What follows belongs to an exercise in optimizing a design on an open flow for small area and a short achievable clock period; a production flow would make more cautious choices. Only simulation tests tie the RTL to the original design; equivalence was not proved. Some runs may be left out. An edit can pass the tests and still lose a function that they never use.

## flow/design.v in outline (module list and top-level ports)
// module alu_top: 18 lines
// module fa: 6 lines
// module benc: 8 lines
// module brow: 6 lines
// module fadd: 797 lines
// module omux: 6 lines
// module fa1: 6 lines
// module ALU: 724 lines
module alu_top(clk, A, B, opcode, OUT);
  // ...
==> flow/flow/run.sh <==
#!/bin/bash
# Own flow: the standard layout (standard.sh, unchanged synthesis), with
# repair_timing kept to a setup margin so it shortens the critical path, and
# plain buf_1 port buffers instead of the delay-cell buffers buffer_ports picks.
# The SDC is not changed.
set -euo pipefail
bash standard.sh SETUP_SLACK_MARGIN=19 "BUFFER_PORTS_ARGS=-buffer_cell sky130_fd_sc_hd__buf_1" finish > flow_standard.log 2>&1
==> flow/standard.sh <==
#!/bin/bash
# synth_recipe.tcl (not shown) runs the flow's synth.tcl, then flattens the netlist and writes it again
# the make line also repeats each setting of config.mk as NAME=value (left out here)
make -C /OpenROAD-flow-scripts/flow DESIGN_CONFIG=/design/flow/config.mk WORK_HOME=/design/flow/orfs CLKGATE_MAP_FILE= SYNTH_SCRIPT=/design/flow/synth_recipe.tcl "${@:-finish}"
==> flow/config.mk <==
export PLATFORM = sky130hd
export DESIGN_NAME = alu_top
export DESIGN_NICKNAME = alu_top
export VERILOG_FILES = /design/flow/design.v
export SDC_FILE = /design/flow/constraint.sdc
export NUM_CORES = 4
export LEC_CHECK = 0
export CAP_MARGIN = 20
export CORE_MARGIN = 2
export CORE_UTILIZATION = 70
export PLACE_DENSITY = 0.8
export SLEW_MARGIN = 20
export SYNTH_HIERARCHICAL = 1
export SYNTH_MINIMUM_KEEP_SIZE = 0
==> flow/constraint.sdc <==
create_clock -name core_clock -period 28.0 [get_ports {clk}]
set_input_delay 5.6000 -clock core_clock [delete_from_list [all_inputs] [get_ports {clk}]]
set_output_delay 5.6000 -clock core_clock [all_outputs]
set_load 0.01 [all_outputs]
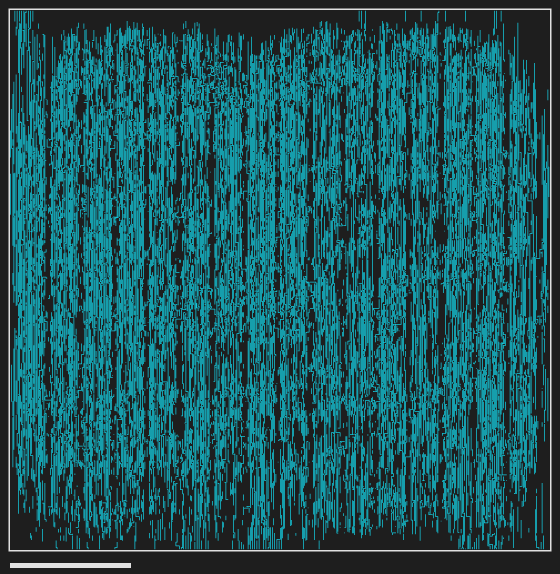
Fig. 1. M2 wires (run 1).
Bar = 50 microns.
- longest straight run: 114 microns
- wire length on this layer: 56.3 mm
- main direction: vertical

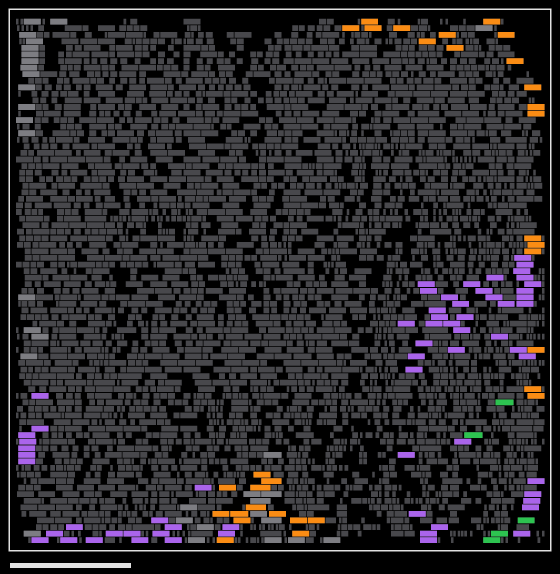
Fig. 2. Sequential cells grouped by signal name (run 1).
Bar = 50 microns. Other sequential cells in the stronger grey, the rest of the logic in the fainter grey.
- b_r: orange (flops 32)
- out_r: purple (flops 64)
- op_r: green (flops 5; where lower right)
- not coloured: 32

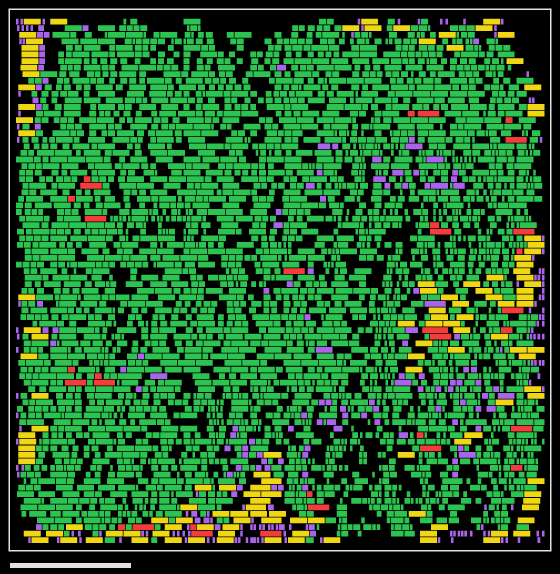
Fig. 3. Placed cells, one colour a class (run 1).
Bar = 50 microns.
- registers: yellow (cells 133)
- remaining logic cells: green (cells 3041)
- clock drivers and dummy loads: red (cells 32)
- remaining buffers and delay cells: purple (cells 256)

==> results.sh, run 1 <==
export IMPL_drc=0
export IMPL_largest_reg_flops=64
export IMPL_min_path_type="register to register"
export IMPL_syn_area_sq_mm=0.0338
export IMPL_initial_core_util_pct=70.8
export IMPL_synth_seq_cells=133
export IMPL_synthArstFlopShare_pct=0
export IMPL_critPathMaxStageDelay_ns=0.61
export IMPL_dr_pass1_iters=11
export IMPL_syn_inst=3432
export IMPL_h_tree_depth=4
export IMPL_yosysSeqAreaShare_pct=7.87
export IMPL_maxCapViolations=0
export IMPL_max_freq_mhz=112
export IMPL_grt_max_degree=49
export IMPL_synth_warnings=8
export IMPL_num_io_pins=134
export IMPL_area_growth_pct=5.22
export IMPL_ys_flop_type="dfxtp_1"
export IMPL_dpl_hpwl_microns=84300
export IMPL_path_max_fanout=22
export IMPL_reg2regPathDepth=28
export IMPL_fp_dieArea_sq_mm=0.0501
export IMPL_n_fill_cell=3480
export IMPL_worst_setup_path_end_kind="register"
export IMPL_rows=80
export IMPL_synthMostInstantiatedCell="xnor2_1"
export IMPL_nets=4213
export IMPL_status="no timing/DRC/antenna violations"
export IMPL_core_area_sq_mm=0.0477
[run 1: through the flow]
stage / util [%] / instances / hold WS, ns / setup WS [ns]
floorplan: - / 3444 / 0.727 / 19.17
global placement: 71.9 / 4014 / 0.840 / 16.91
detailed placement: 71.9 / 4014 / 0.869 / 16.58
CTS: 73.6 / 4054 / 0.908 / 19.01
global route: 74.5 / 4077 / 0.899 / 18.98
finish: 74.5 / 4083 / 0.893 / 19.08
[run 1: metal layers]
metal	wire, microns	up-vias	global-route usage (%)
met1	42300	15270	61.5
met3	21900	1230	22.1
met4	13100	2	38.2
met2	56300	3555	77.5
met5	7	-	0.0978
li1	-	12043	-
[run 1: worst max-delay path: cells and delay by family, from the launching register on]
kind                       cells  cell delay (ns)
adders and majority gates      7             3.13
AOI/OAI and AO/OA              9             1.72
and+or+nand+nor                5             1.60
muxes                          3             0.75
xor gates and xnor gates       1             0.60
buffers and inverters          3             0.58
DFF                            1             0.44
[run 1: final cells by class]
class / instances / share of cell area [%]
antenna: 6 / 0.0422
inverter: 96 / 1.04
clock inverter: 13 / 0.376
multi-input combinational: 2945 / 83.0
timing repair buffer: 256 / 4.51
sequential: 133 / 7.56
tap: 615 / 2.16
clock buffer: 19 / 1.27
[run 1: kinds of logic after synthesis]
kind of cell    share of synthesized area [%]
compound gates                           19.1
fa+ha+maj                                37.8
xor+xnor                                 16.9
simple gates                             7.72
buf+inv                                  6.51
flops                                    7.87
mux                                      4.15
other cells                            0.0222
[run 1: cell usage in the layout, fill, tap and decap left out, types with 12 or more instances in the layout]
cell         n
inv_1       80
mux2_4      30
a21o_1      52
buf_1      133
xnor2_1    597
nand4b_1    16
and2_1      36
mux2i_1     91
nand3_1     41
xor2_1      50
o21ai_1     15
dfxtp_1    123
buf_4      101
clkbuf_16   18
ha_1       148
fa_1       543
conb_1      14
and3_1      17
nand2_1    196
a221oi_1    23
o211ai_1    31
a21oi_1     68
o21a_1      12
o21ai_0     79
nor2_1     141
o31ai_4     16
nor3_1      13
nand4_1     18
a22oi_1    536
[run 1: what timing repair did]
item,CTS,global route
cloned,4,6
pin swaps,3,12
buffers inserted,4,17
gates resized for setup,46,51
endpoints found under the setup margin,64,48
Fig. 4: run 1, clock distribution
Bar = 50 microns.
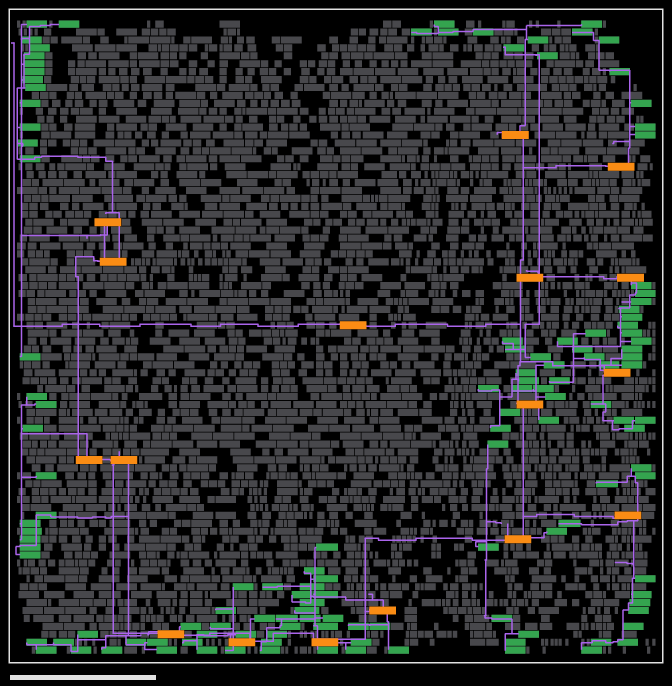

--- run 2 (diff from run 1) ---
--- a/flow/design.v
+++ b/flow/design.v
@@ -24,11 +24,21 @@
 assign co = (a & b) | (a & c) | (b & c);
 endmodule
-module benc(b, en, one, two, neg);
+module benc_mf(b, op, one, two, neg);
 input [2:0] b;
-input en;
+input [4:0] op;
 output one, two, neg;
+wire en = (op[4:2] == 3'b001) & (op[1] ~^ op[0]);    
 assign one = (b[1] ^ b[0]) & en;
 assign two = ((b[2] & ~b[1] & ~b[0]) | (~b[2] & b[1] & b[0])) & en;
-assign neg = b[2] & en;
+assign neg = b[2];
+endmodule
+module benc_m(b, op, one, two, neg);
+input [2:0] b;
+input [4:0] op;
+output one, two, neg;
+wire en = (op == 5'd4);
+assign one = (b[1] ^ b[0]) & en;
+assign two = ((b[2] & ~b[1] & ~b[0]) | (~b[2] & b[1] & b[0])) & en;
+assign neg = b[2];
 endmodule
 module brow(x, one, two, neg, p);
@@ -835,8 +845,9 @@
 assign s1[23] = fp[23] ^ (pg1463 | pp1464);
 endmodule
-module omux(s, a, b, y);
-input s;
-input [31:0] a, b;
-output [31:0] y;
+module omux(f, p47, r24, a, b, y);
+input f, p47, r24;
+input [7:0] a, b;
+output [7:0] y;
+wire s = f ? p47 : r24;
 assign y = s ? a : b;
 endmodule
@@ -884,8 +895,12 @@
 wire [34:0] ye = {2'b0, y, 1'b0};
 wire [15:0] one, two, neg;
-wire neg0e = neg[0];
+wire neg0e = neg[0] & en_x;
 genvar k;
 generate for (k = 0; k < 16; k = k + 1) begin : benc
-  benc ue(.b(ye[2*k+2:2*k]), .en(k < 13 ? en_x : is_mul), .one(one[k]), .two(two[k]), .neg(neg[k]));
+  if (k < 13) begin : lo
+    benc_mf ue(.b(ye[2*k+2:2*k]), .op(opcode), .one(one[k]), .two(two[k]), .neg(neg[k]));
+  end else begin : hi
+    benc_m ue(.b(ye[2*k+2:2*k]), .op(opcode), .one(one[k]), .two(two[k]), .neg(neg[k]));
+  end
 end endgenerate
 wire [33:0] bp0;
@@ -1539,5 +1554,4 @@
 wire p47 = prod[47];
 wire s_m = sa ^ sb;
-wire late = is_fpm ? p47 : r24;
 wire c_add = is_fas & ~eff_sub;
 wire c_sub = is_fas & eff_sub;
@@ -1553,5 +1567,8 @@
 assign hi[31] = pl[31] | (is_fas & sa) | (is_fpm & s_m);
 assign lo[31] = pl[31] | (is_fas & s_lo) | (is_fpm & s_m);
-omux uo(.s(late), .a(hi), .b(lo), .y(OUT[31:0]));
+omux uo0(.f(is_fpm), .p47(p47), .r24(r24), .a(hi[7:0]), .b(lo[7:0]), .y(OUT[7:0]));
+omux uo1(.f(is_fpm), .p47(p47), .r24(r24), .a(hi[15:8]), .b(lo[15:8]), .y(OUT[15:8]));
+omux uo2(.f(is_fpm), .p47(p47), .r24(r24), .a(hi[23:16]), .b(lo[23:16]), .y(OUT[23:16]));
+omux uo3(.f(is_fpm), .p47(p47), .r24(r24), .a(hi[31:24]), .b(lo[31:24]), .y(OUT[31:24]));
 reg [3:0] tt;
 always @(*) begin
--- a/flow/flow/run.sh
+++ b/flow/flow/run.sh
@@ -5,3 +5,3 @@
 # The SDC is not changed.
 set -euo pipefail
-bash standard.sh SETUP_SLACK_MARGIN=19 "BUFFER_PORTS_ARGS=-buffer_cell sky130_fd_sc_hd__buf_1" finish > flow_standard.log 2>&1
+bash standard.sh SETUP_SLACK_MARGIN=19.5 "BUFFER_PORTS_ARGS=-buffer_cell sky130_fd_sc_hd__buf_1" finish > flow_standard.log 2>&1
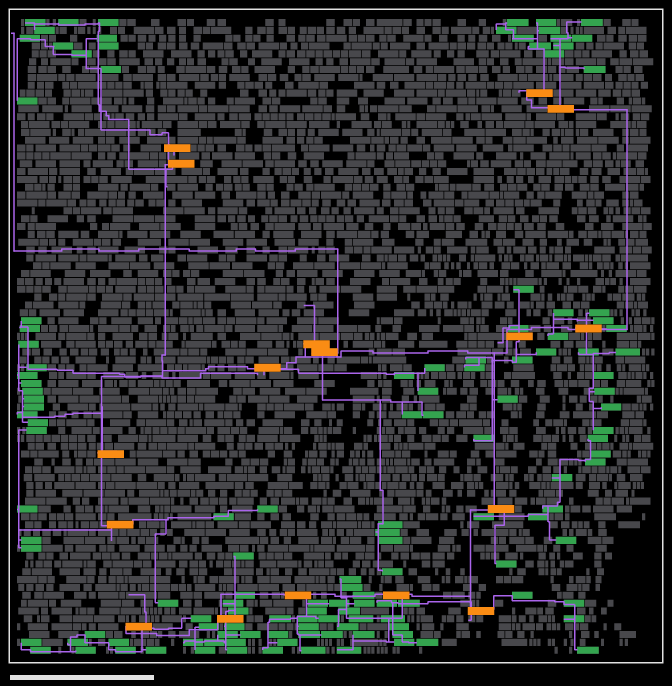
Fig. 5. Clock distribution (run 2).
Bar = 50 microns.
- flip-flops: green (count 133)
- clock wires: purple (length 2690 microns)
- clock-net drivers: orange (count 17)
- flops lie: all over the die
Final Skew: 0.0165 ns
Worst-Skew Late Latency: 0.51 ns

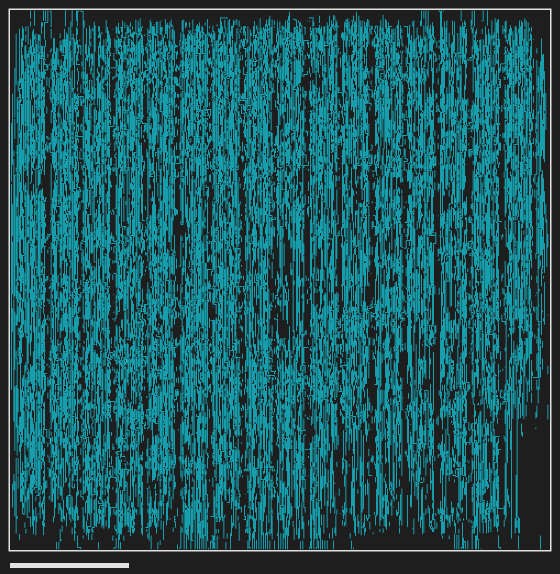
Fig. 6. M2 wires (run 2).
Bar = 50 microns.
- nets with wire on the layer: 3779
- share of all routed wire: 41%
DRT Wirelength: 144000 microns
via count: 33223

==> results.sh, run 2 <==
export IMPL_timing_final_ws_setup_ns=19.44
export IMPL_ant_nets=0
export IMPL_drc=0
export IMPL_cp_depth=25
export IMPL_place_ws_ns=17.92
export IMPL_crit_buf_inv=3
export IMPL_cts_hold_buffers=0
export IMPL_yosysSeqAreaShare_pct=7.72
export IMPL_synth_warnings=8
export IMPL_reg2regPathDepth=25
export IMPL_critPathMaxStageDelay_ns=0.78
export IMPL_h_tree_depth=4
export IMPL_maxCapViolations=0
export IMPL_synthArstFlopShare_pct=0
export IMPL_clock_sinks=133
export IMPL_area_growth_pct=7.59
export IMPL_worst_setup_path_end_kind="register"
export IMPL_grt_overflow=0
export IMPL_n_fill_cell=3291
export IMPL_met2_length_microns=59400
export IMPL_drive_above_1_share_pct=12.3
export IMPL_grt_max_degree=50
export IMPL_ys_flop_type="dfxtp_1"
export IMPL_dpl_hpwl_microns=88000
export IMPL_min_path_type="register to register"
export IMPL_num_io_pins=134
export IMPL_wl_met1_microns=45100
export IMPL_wl_met3_microns=23400
export IMPL_cp_top_family="adder cells"
export IMPL_dr_pass1_iters=11
export IMPL_core_area_sq_mm=0.0487
export IMPL_synthMostInstantiatedCell="xnor2_1"
export IMPL_top_layer="met5"
export IMPL_largest_reg_flops=64
export IMPL_mostFrequentLayoutCells="xnor2_1 (598), fa_1 (535), a22oi_1 (531)"
export IMPL_initial_core_util_pct=70.8
export IMPL_fin_util_pct=76.2
export IMPL_syn_area_sq_mm=0.0345
export IMPL_fp_dieArea_sq_mm=0.0511
export IMPL_status="no timing/DRC/antenna violations"
export IMPL_nets=4236
export IMPL_synth_seq_cells=133
export IMPL_cp_slowest_cell="fa_1"
==> run 2: changes by cell type in the layout (fill, tap and decap cells not counted), moves of 18 or more <==
cell / delta
o21ai_0: -25
mux2_2: +30
a221o_1: +25
buf_4: +18
mux2i_1: -40
or3b_1: +28
nor2_1: -80
mux2_4: -30
a22o_1: +22
==> run 2: timing repair <==
action | in CTS | in global routing
resized for setup | 82 | 101
cloned | 6 | 6
setup buffers | 29 | 20
hold endpoints to repair | 0 | 0
endpoints found under the setup margin | 64 | 46
pin swaps | 12 | 36
==> run 2: area by class of cell <==
type | instances | area (sq um) | area share, %
tap | 664 | 831 | 2.24
sequential | 133 | 2720 | 7.32
timing repair buffer | 301 | 2360 | 6.36
clock inverter | 12 | 166 | 0.448
antenna | 2 | 5.00 | 0.0135
multi-input combinational | 2937 | 30300 | 81.6
clock buffer | 19 | 443 | 1.19
inverter | 82 | 314 | 0.846
==> run 2: logic make-up (layout without fill, tap and decap cells) <==
logic type                 Yosys count  in the layout  share of synthesized area [%]
other                                2             16                         0.0218
DFF                                133            133                           7.72
adders and majority gates          694            694                           37.0
muxes                               87             87                           2.78
and+or+nand+nor                    517            519                           7.87
buffers and inverters              378            414                           6.69
AOI/OAI and AO/OA                  952            952                           20.9
xor gates and xnor gates           671            671                           17.0
==> run 2: metrics by stage <==
stage | instance area (sq um) | hold WS, ns | cells
after floorplan | 34600 | 0.783 | 3446
after global placement | 35000 | 0.819 | 4055
after detailed placement | 35000 | 0.861 | 4055
after CTS | 36400 | 0.885 | 4121
after global routing | 37100 | 0.964 | 4148
final | 37100 | 0.894 | 4150
==> run 2: metal layers <==
layer / track usage [%] / vias to the layer above
met5: 1.27 / -
met4: 46.4 / 7
met3: 24.1 / 1355
met2: 78.0 / 3805
met1: 64.2 / 15826
li1: - / 12230
==> run 2: worst register-to-register path, stage by stage, from the launching register on <==
cell and delay (ns):
dfxtp_2 0.32, buf_6 0.51, or3b_1 0.48, a211oi_4 0.32
buf_4 0.37, a22oi_1 0.16, xnor2_1 0.26, fa_1 0.49
fa_1 0.78, fa_1 0.51, fa_1 0.40, fa_1 0.47
fa_1 0.64, ha_1 0.36, nand4_1 0.20, o22ai_1 0.11
nor2_1 0.21, o21ai_0 0.13, a21o_2 0.25, a21oi_2 0.19
inv_1 0.08, fa_2 0.37, xor2_2 0.25, a22oi_2 0.21
o211ai_1 0.12, mux2_2 0.28
Fig. 7: run 2, full-chip view from the flow's report step
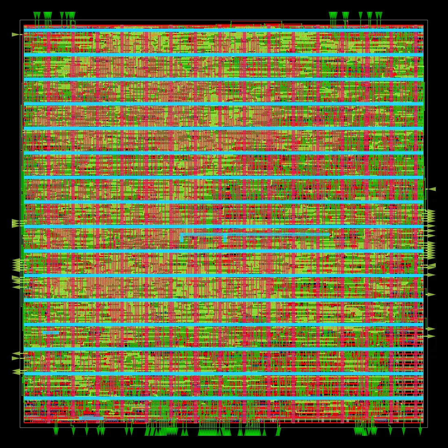

--- run 3 (diff from run 2) ---
--- a/flow/design.v
+++ b/flow/design.v
@@ -845,10 +845,15 @@
 assign s1[23] = fp[23] ^ (pg1463 | pp1464);
 endmodule
-module omux(f, p47, r24, a, b, y);
+module omux(f, p47, r24, a, b, c, y);
 input f, p47, r24;
-input [7:0] a, b;
+input [7:0] a, b, c;
 output [7:0] y;
 wire s = f ? p47 : r24;
-assign y = s ? a : b;
+assign y = ~(s ? a : b) | c;
+endmodule
+module ao3n(a1, b1, a2, b2, a3, b3, y);
+input a1, b1, a2, b2, a3, b3;
+output y;
+assign y = ~((a1 & b1) | (a2 & b2) | (a3 & b3));
 endmodule
 module fa1(b, c, s, co);
@@ -1558,17 +1563,19 @@
 wire s_lo = (eff_sub & ~is_fps) ? sb : sa;
 wire [31:0] pl = (prod[31:0] & {32{sel_p}}) | lg | {31'b0, is_neg & (A == 32'b0)};
-wire [31:0] hi, lo;
-assign hi[22:0] = pl[22:0] | (prod[23:1] & {23{c_add}}) | (prod1[23:1] & {23{c_sub}}) |
-                  (prod[46:24] & {23{is_fpm}});
-assign lo[22:0] = pl[22:0] | (prod[22:0] & {23{c_add}}) | (~prod[23:1] & {23{c_sub}}) |
-                  ({prod[45:24], 1'b0} & {23{is_fpm}});
-assign hi[30:23] = pl[30:23] | (ec1 & {8{is_fas}}) | (em1 & {8{is_fpm}});
-assign lo[30:23] = pl[30:23] | ((eff_sub ? ec1 : ec) & {8{is_fas}}) | (em & {8{is_fpm}});
-assign hi[31] = pl[31] | (is_fas & sa) | (is_fpm & s_m);
-assign lo[31] = pl[31] | (is_fas & s_lo) | (is_fpm & s_m);
-omux uo0(.f(is_fpm), .p47(p47), .r24(r24), .a(hi[7:0]), .b(lo[7:0]), .y(OUT[7:0]));
-omux uo1(.f(is_fpm), .p47(p47), .r24(r24), .a(hi[15:8]), .b(lo[15:8]), .y(OUT[15:8]));
-omux uo2(.f(is_fpm), .p47(p47), .r24(r24), .a(hi[23:16]), .b(lo[23:16]), .y(OUT[23:16]));
-omux uo3(.f(is_fpm), .p47(p47), .r24(r24), .a(hi[31:24]), .b(lo[31:24]), .y(OUT[31:24]));
+wire [31:0] hn, ln;    
+wire [23:1] nprod = ~prod[23:1];
+genvar m;
+generate for (m = 0; m < 23; m = m + 1) begin : fsig
+  ao3n uh(.a1(prod[m+1]), .b1(c_add), .a2(prod1[m+1]), .b2(c_sub), .a3(prod[m+24]), .b3(is_fpm), .y(hn[m]));
+  ao3n ul(.a1(prod[m]), .b1(c_add), .a2(nprod[m+1]), .b2(c_sub), .a3(m == 0 ? 1'b0 : prod[m+23]), .b3(is_fpm), .y(ln[m]));
+end endgenerate
+assign hn[30:23] = ~((ec1 & {8{is_fas}}) | (em1 & {8{is_fpm}}));
+assign ln[30:23] = ~(((eff_sub ? ec1 : ec) & {8{is_fas}}) | (em & {8{is_fpm}}));
+assign hn[31] = ~((is_fas & sa) | (is_fpm & s_m));
+assign ln[31] = ~((is_fas & s_lo) | (is_fpm & s_m));
+omux uo0(.f(is_fpm), .p47(p47), .r24(r24), .a(hn[7:0]), .b(ln[7:0]), .c(pl[7:0]), .y(OUT[7:0]));
+omux uo1(.f(is_fpm), .p47(p47), .r24(r24), .a(hn[15:8]), .b(ln[15:8]), .c(pl[15:8]), .y(OUT[15:8]));
+omux uo2(.f(is_fpm), .p47(p47), .r24(r24), .a(hn[23:16]), .b(ln[23:16]), .c(pl[23:16]), .y(OUT[23:16]));
+omux uo3(.f(is_fpm), .p47(p47), .r24(r24), .a(hn[31:24]), .b(ln[31:24]), .c(pl[31:24]), .y(OUT[31:24]));
 reg [3:0] tt;
 always @(*) begin
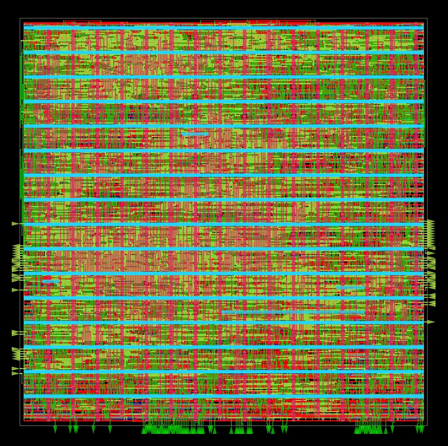
Fig. 8. Full-chip view from the flow's report step (run 3).
fin util: 75.3%
DRT Wirelength: 141000 microns
num rows: 81
Die ar.: 0.0509 sq mm
I/O pin total: 134

==> results.sh, run 3 <==
export IMPL_synth_seq_cells=133
export IMPL_core_area_sq_mm=0.0487
export IMPL_synthArstFlopShare_pct=0
export IMPL_clkLatencyLatePin_ns=0.46
export IMPL_max_freq_mhz=118
export IMPL_dpl_hpwl_microns=88400
export IMPL_drt_wirelength_per_cell_microns=33.4
export IMPL_vias=33261
export IMPL_yosysSeqAreaShare_pct=7.74
export IMPL_synthMostInstantiatedCell="xnor2_1"
export IMPL_n_fill_cell=3470
export IMPL_layout_commonest_cell="xnor2_1"
export IMPL_drt_iter0_drc=6196
export IMPL_grt_usage_pct=54.3
export IMPL_initial_core_util_pct=70.6
export IMPL_antenna_found_initial=6
export IMPL_worst_setup_path_end_kind="register"
export IMPL_mostFrequentLayoutCells="xnor2_1 (624), fa_1 (537), a22oi_1 (530)"
export IMPL_drc=0
export IMPL_area_growth_pct=6.67
export IMPL_drive_above_1_share_pct=9.07
export IMPL_hold_path_cell_count=2
export IMPL_synth_warnings=8
export IMPL_ys_flop_type="dfxtp_1"
export IMPL_fin_cells=4218
export IMPL_h_tree_depth=4
export IMPL_cts_hold_buffers=0
export IMPL_routed_via_density=7.89
export IMPL_grt_max_degree=77
export IMPL_syn_inst=3493
export IMPL_reg2regPathDepth=24
export IMPL_nets=4298
export IMPL_largest_reg_flops=64
export IMPL_placed_cells_incl_taps=4141
export IMPL_setup_viol=0
export IMPL_synth_edff_count=0
export IMPL_min_path_type="register to register"
export IMPL_grt_pass1_wl_microns=203000
export IMPL_grt_overflow=0
export IMPL_status="no timing/DRC/antenna violations"
export IMPL_clock_sinks=133
export IMPL_ant_nets=0
export IMPL_syn_area_sq_mm=0.0344
export IMPL_path_max_fanout=47
export IMPL_maxCapViolations=0
export IMPL_dr_pass1_iters=13
export IMPL_synth_top_cell_area_share_pct=31.7
export IMPL_finalClockSkew_ns=0.0138
export IMPL_maxSlewViolCount=0
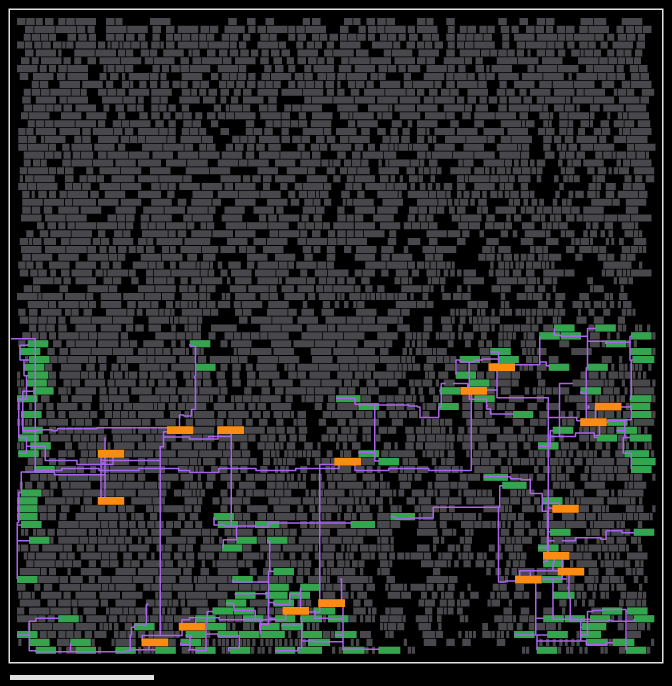
Fig. 9. Clock distribution (run 3).
Bar = 50 microns.
- flip-flops: green (count 133)
- clock wires: purple (length 2250 microns)
- clock-net drivers: orange (count 17)
- routed clock nets: 18

run 3: cell types whose count changed after synthesis, moves of 25 or more:
| cell | previous run | this run |
|---|---|---|
| xor2_1 | 73 | 48 |
| mux2_2 | 32 | 0 |
| xnor2_1 | 598 | 624 |
| clkbuf_1 | 79 | 52 |
| nor2b_1 | 8 | 71 |
| o211ai_1 | 37 | 6 |
| inv_1 | 77 | 103 |
| a222oi_1 | 1 | 56 |
| a221oi_1 | 33 | 3 |
| o21ai_0 | 55 | 130 |
run 3: layout make-up:
cell class / count / area (sq um) / area share [%]
antenna: 5 / 12.5 / 0.0341
clock buffer: 17 / 425 / 1.16
clock inverter: 15 / 191 / 0.522
inverter: 105 / 400 / 1.09
multi-input combinational: 3002 / 30200 / 82.2
sequential: 133 / 2720 / 7.42
tap: 664 / 831 / 2.26
timing repair buffer: 276 / 1940 / 5.29
timing repair inverter: 1 / 5.00 / 0.0136
run 3: critical path, stage by stage (launching register included):
cell	delay [ns]
dfxtp_2	0.33
buf_12	0.16
or3b_1	0.49
a211oi_4	0.23
buf_4	0.48
a22oi_1	0.16
xnor2_1	0.30
fa_1	0.46
fa_1	0.74
fa_1	0.51
fa_1	0.39
fa_1	0.46
fa_1	0.50
ha_2	0.32
a21o_1	0.20
a21oi_1	0.22
o211ai_1	0.27
a211oi_2	0.28
a21o_1	0.17
o21ai_0	0.11
fa_1	0.39
xor2_1	0.58
a222oi_1	0.21
nor2b_1	0.18
mux2i_1	0.12
run 3: metal layers:
layer / share of wire, % / GRT usage [%] / vias to the layer above
met5: 0.079 / 1.08 / -
met4: 11 / 42.6 / 8
met3: 17 / 24.0 / 1252
met2: 41 / 77.6 / 3637
met1: 31 / 63.5 / 15914
li1: - / - / 12450
run 3: repair_timing:
action | in CTS | in global routing
pin swaps | 3 | 31
gates cloned | 1 | 6
setup endpoints to repair | 64 | 52
resized for setup | 43 | 99
buffers inserted | 14 | 18
run 3: stage by stage:
stage | area (sq um) | setup WS [ns] | hold slack (ns)
5_1_grt | 36700 | 19.46 | 0.967
6_report | 36700 | 19.53 | 0.941
3_5_place_dp | 35000 | 18.04 | 0.934
3_3_place_gp | 35000 | 18.33 | 0.897
4_1_cts | 36000 | 19.52 | 0.940
2_1_floorplan | 34500 | 19.58 | 0.745
run 3: kinds of logic (layout without fill, tap and decap cells):
family / after synthesis / in the layout / share of synthesized area (%)
and+or+nand+nor: 593 / 594 / 9.07
other: 2 / 20 / 0.0218
muxes: 60 / 60 / 1.89
xor gates and xnor gates: 672 / 672 / 17.1
buffers and inverters: 372 / 414 / 6.46
AOI/OAI and AO/OA: 969 / 969 / 20.6
adders and majority gates: 692 / 692 / 37.1
DFF: 133 / 133 / 7.74
Fig. 10: run 3, M2 wires
Bar = 50 microns.
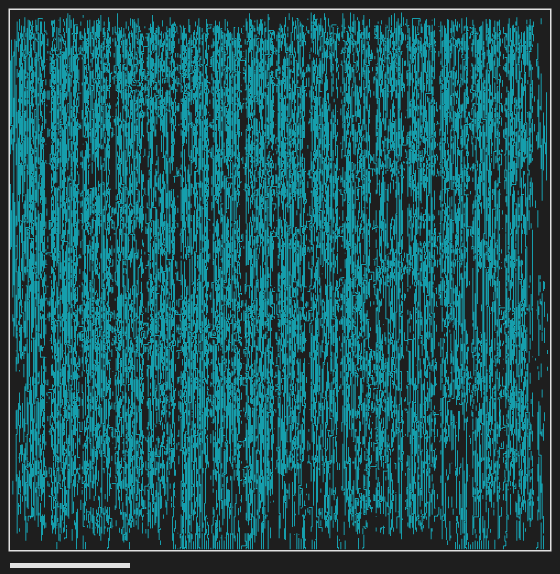

--- run 4: outline of the changes from run 3 ---
flow/design.v: 1596 -> 1974 lines; modules unchanged: 2
  ALU: edited, 732 -> 1949 lines
  removed: benc_mf, benc_m, brow, fadd, omux, ao3n, fa1
==> flow/run.sh (new file) <==
#!/bin/bash
# synth_recipe.tcl (not shown) runs the flow's synth.tcl, then flattens the netlist and writes it again
# the make line also repeats each setting of config.mk as NAME=value (left out here)
make -C /OpenROAD-flow-scripts/flow DESIGN_CONFIG=/design/flow/config.mk WORK_HOME=/design/flow/orfs CLKGATE_MAP_FILE= SYNTH_SCRIPT=/design/flow/synth_recipe.tcl finish
--- a/flow/config.mk
+++ b/flow/config.mk
@@ -8,6 +8,5 @@
 export CAP_MARGIN = 20
 export CORE_MARGIN = 2
-export CORE_UTILIZATION = 70
-export PLACE_DENSITY = 0.8
+export CORE_UTILIZATION = 45
 export SLEW_MARGIN = 20
 export SYNTH_HIERARCHICAL = 1
removed: flow/flow/run.sh
removed: flow/standard.sh
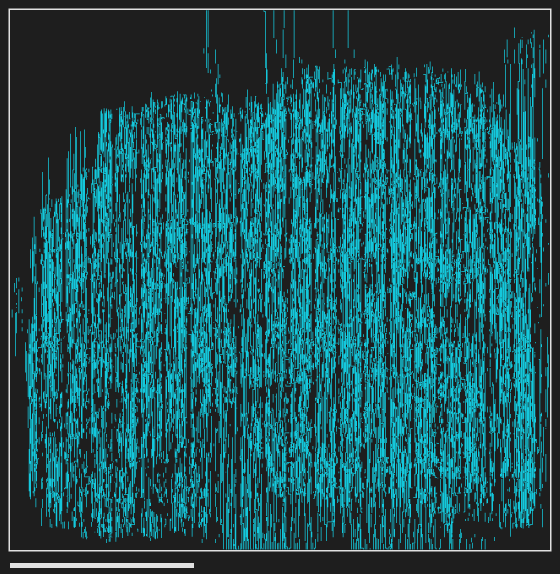
Fig. 11. M2 wires (run 4).
Bar = 100 microns.
DRT Wirelength: 148000 microns
via count: 31712
met2 Track Usage GR: 55.1%

==> results.sh, run 4 <==
export IMPL_status="no timing/DRC/antenna violations"
export IMPL_reg2regPathDepth=26
export IMPL_setup_viol=0
export IMPL_clock_sinks=133
export IMPL_syn_area_sq_mm=0.0379
export IMPL_dpl_hpwl_microns=97000
export IMPL_min_path_type="register to register"
export IMPL_worst_setup_path_end_kind="register"
export IMPL_synth_top_cell_area_share_pct=49.3
export IMPL_ctsResizeCount=0
export IMPL_ant_nets=0
export IMPL_num_io_pins=134
export IMPL_grt_usage_pct=34.5
export IMPL_drc=0
export IMPL_timing_final_ws_setup_ns=16.45
export IMPL_routed_via_density=6.61
export IMPL_dr_pass1_iters=9
export IMPL_synth_seq_cells=133
export IMPL_post_cts_buffers=0
export IMPL_synth_warnings=8
export IMPL_largest_reg_flops=64
export IMPL_maxCapViolations=0
export IMPL_hold_path_cell_count=5
export IMPL_path_max_fanout=154
export IMPL_grtUsageMet3_pct=7.54
export IMPL_clkLatencyLatePin_ns=0.53
export IMPL_regArea_sq_mm=0.00267
export IMPL_grt_max_degree=155
export IMPL_h_tree_depth=4
export IMPL_synth_edff_count=0
export IMPL_placed_cells_incl_taps=4757
export IMPL_mostFrequentLayoutCells="fa_1 (933), and3_1 (710), nor2_1 (389)"
export IMPL_finalClockSkew_ns=0.0334
export IMPL_cts_hold_buffers=0
export IMPL_layout_commonest_cell="fa_1"
export IMPL_grt_pass1_wl_microns=219000
export IMPL_core_area_sq_mm=0.0836
export IMPL_busiest_layer="met2"
export IMPL_nets=4837
export IMPL_area_growth_pct=6.65
export IMPL_grtUsageMet1_pct=45.0
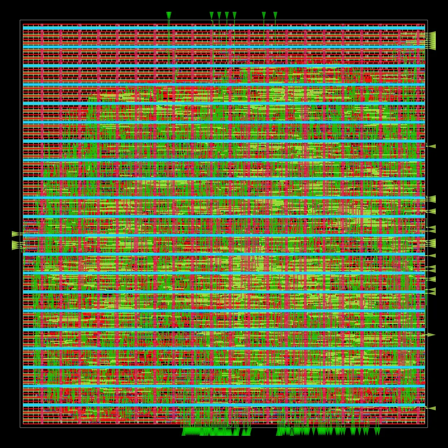
Fig. 12. Full-chip view from the flow's report step (run 4).
num rows: 106
fin util: 48.3%
DIE HEIGHT: 294 microns

==> run 4: changes by cell type after synthesis, sizes merged, moves of 95 or more <==
cell / before / now
xnor2: 624 / 104
a21oi: 56 / 151
clkbuf: 69 / 350
and3: 17 / 711
nor2: 61 / 391
fa: 545 / 933
buf: 198 / 29
a22oi: 530 / 4
==> run 4: layer usage <==
| metal | part of all wire, % | routed length [microns] |
|---|---|---|
| met1 | 37 | 54800 |
| met2 | 47 | 69200 |
| met3 | 11 | 16400 |
| met4 | 4.9 | 7170 |
| met5 | 0 | 0 |
==> run 4: critical path, cell delays in order (launching register included) <==
cell,delay (ns)
dfxtp_2,0.41
ha_1,0.32
and3_1,0.75
or2_4,0.86
buf_6,0.77
buf_4,0.86
and3_1,0.29
fa_1,0.46
fa_1,0.59
fa_1,0.45
fa_1,0.41
fa_1,0.54
fa_1,0.43
ha_1,0.19
ha_1,0.32
ha_1,0.45
nand2_1,0.16
nor2_1,0.23
o2111ai_1,0.26
a31o_2,0.33
a21o_1,0.20
nand3_1,0.09
buf_4,0.45
o2bb2ai_1,0.18
a211oi_1,0.07
a2111oi_0,0.84
o21ai_0,0.30
==> run 4: logic make-up (layout without fill, tap and decap cells) <==
| kind of cell | count (synthesis) | count (layout) | share of synthesized area (%) |
|---|---|---|---|
| simple gates | 1494 | 1494 | 20.5 |
| other cells | 0 | 8 | 0 |
| compound gates | 503 | 503 | 8.45 |
| xor+xnor | 150 | 150 | 3.52 |
| buf+inv | 420 | 293 | 4.25 |
| fa+ha+maj | 1071 | 1071 | 53.9 |
| flops | 133 | 133 | 7.03 |
| mux | 64 | 64 | 2.37 |
==> run 4: layout make-up <==
| cell class | instances | area share [%] |
|---|---|---|
| Antenna cell | 8 | 0.0496 |
| Clock buffer | 18 | 1.06 |
| Clock inverter | 13 | 0.310 |
| Inverter | 41 | 0.381 |
| Multi-Input combinational cell | 3282 | 83.3 |
| Sequential cell | 133 | 6.60 |
| Tap cell | 1080 | 3.35 |
| Timing Repair Buffer | 221 | 4.95 |
==> run 4: per-stage QoR <==
step                util, %  cell area, sq um
detailed placement     47.6             39800
finish                 48.3             40400
CTS                    48.3             40400
global placement       47.6             39800
floorplan                 -             37900
global route           48.3             40400

==> separate check: timing with driven ports <==
Ports are ideal in the flow. The routed layouts listed here were re-timed in OpenROAD.
Step 1 assumes that a clkbuf_16 drives the clock port and a buf_2 every other input.
Step 2 adds t to the input delays and takes it off the output delays; t is the mean of the earliest and latest rising clock arrival at the registers after step 1. Input paths then give back, and output paths get back, about the clock's delay inside the block.
Slacks: ideal ports / drivers / drivers and shift; pairs: ideal ports / drivers.
run	t (ns)	setup slack, ns	worst hold slack (ns)
run 1	0.562	19.085 / 19.085 / 19.085	0.893 / 0.893 / 0.893
run 2	0.567	19.444 / 19.444 / 19.444	0.894 / 0.894 / 0.894
run 3	0.515	19.529 / 19.529 / 19.529	0.941 / 0.941 / 0.941
run 4	0.589	16.453 / 16.453 / 16.453	0.872 / 0.872 / 0.872
After both steps every run listed still meets setup and hold.
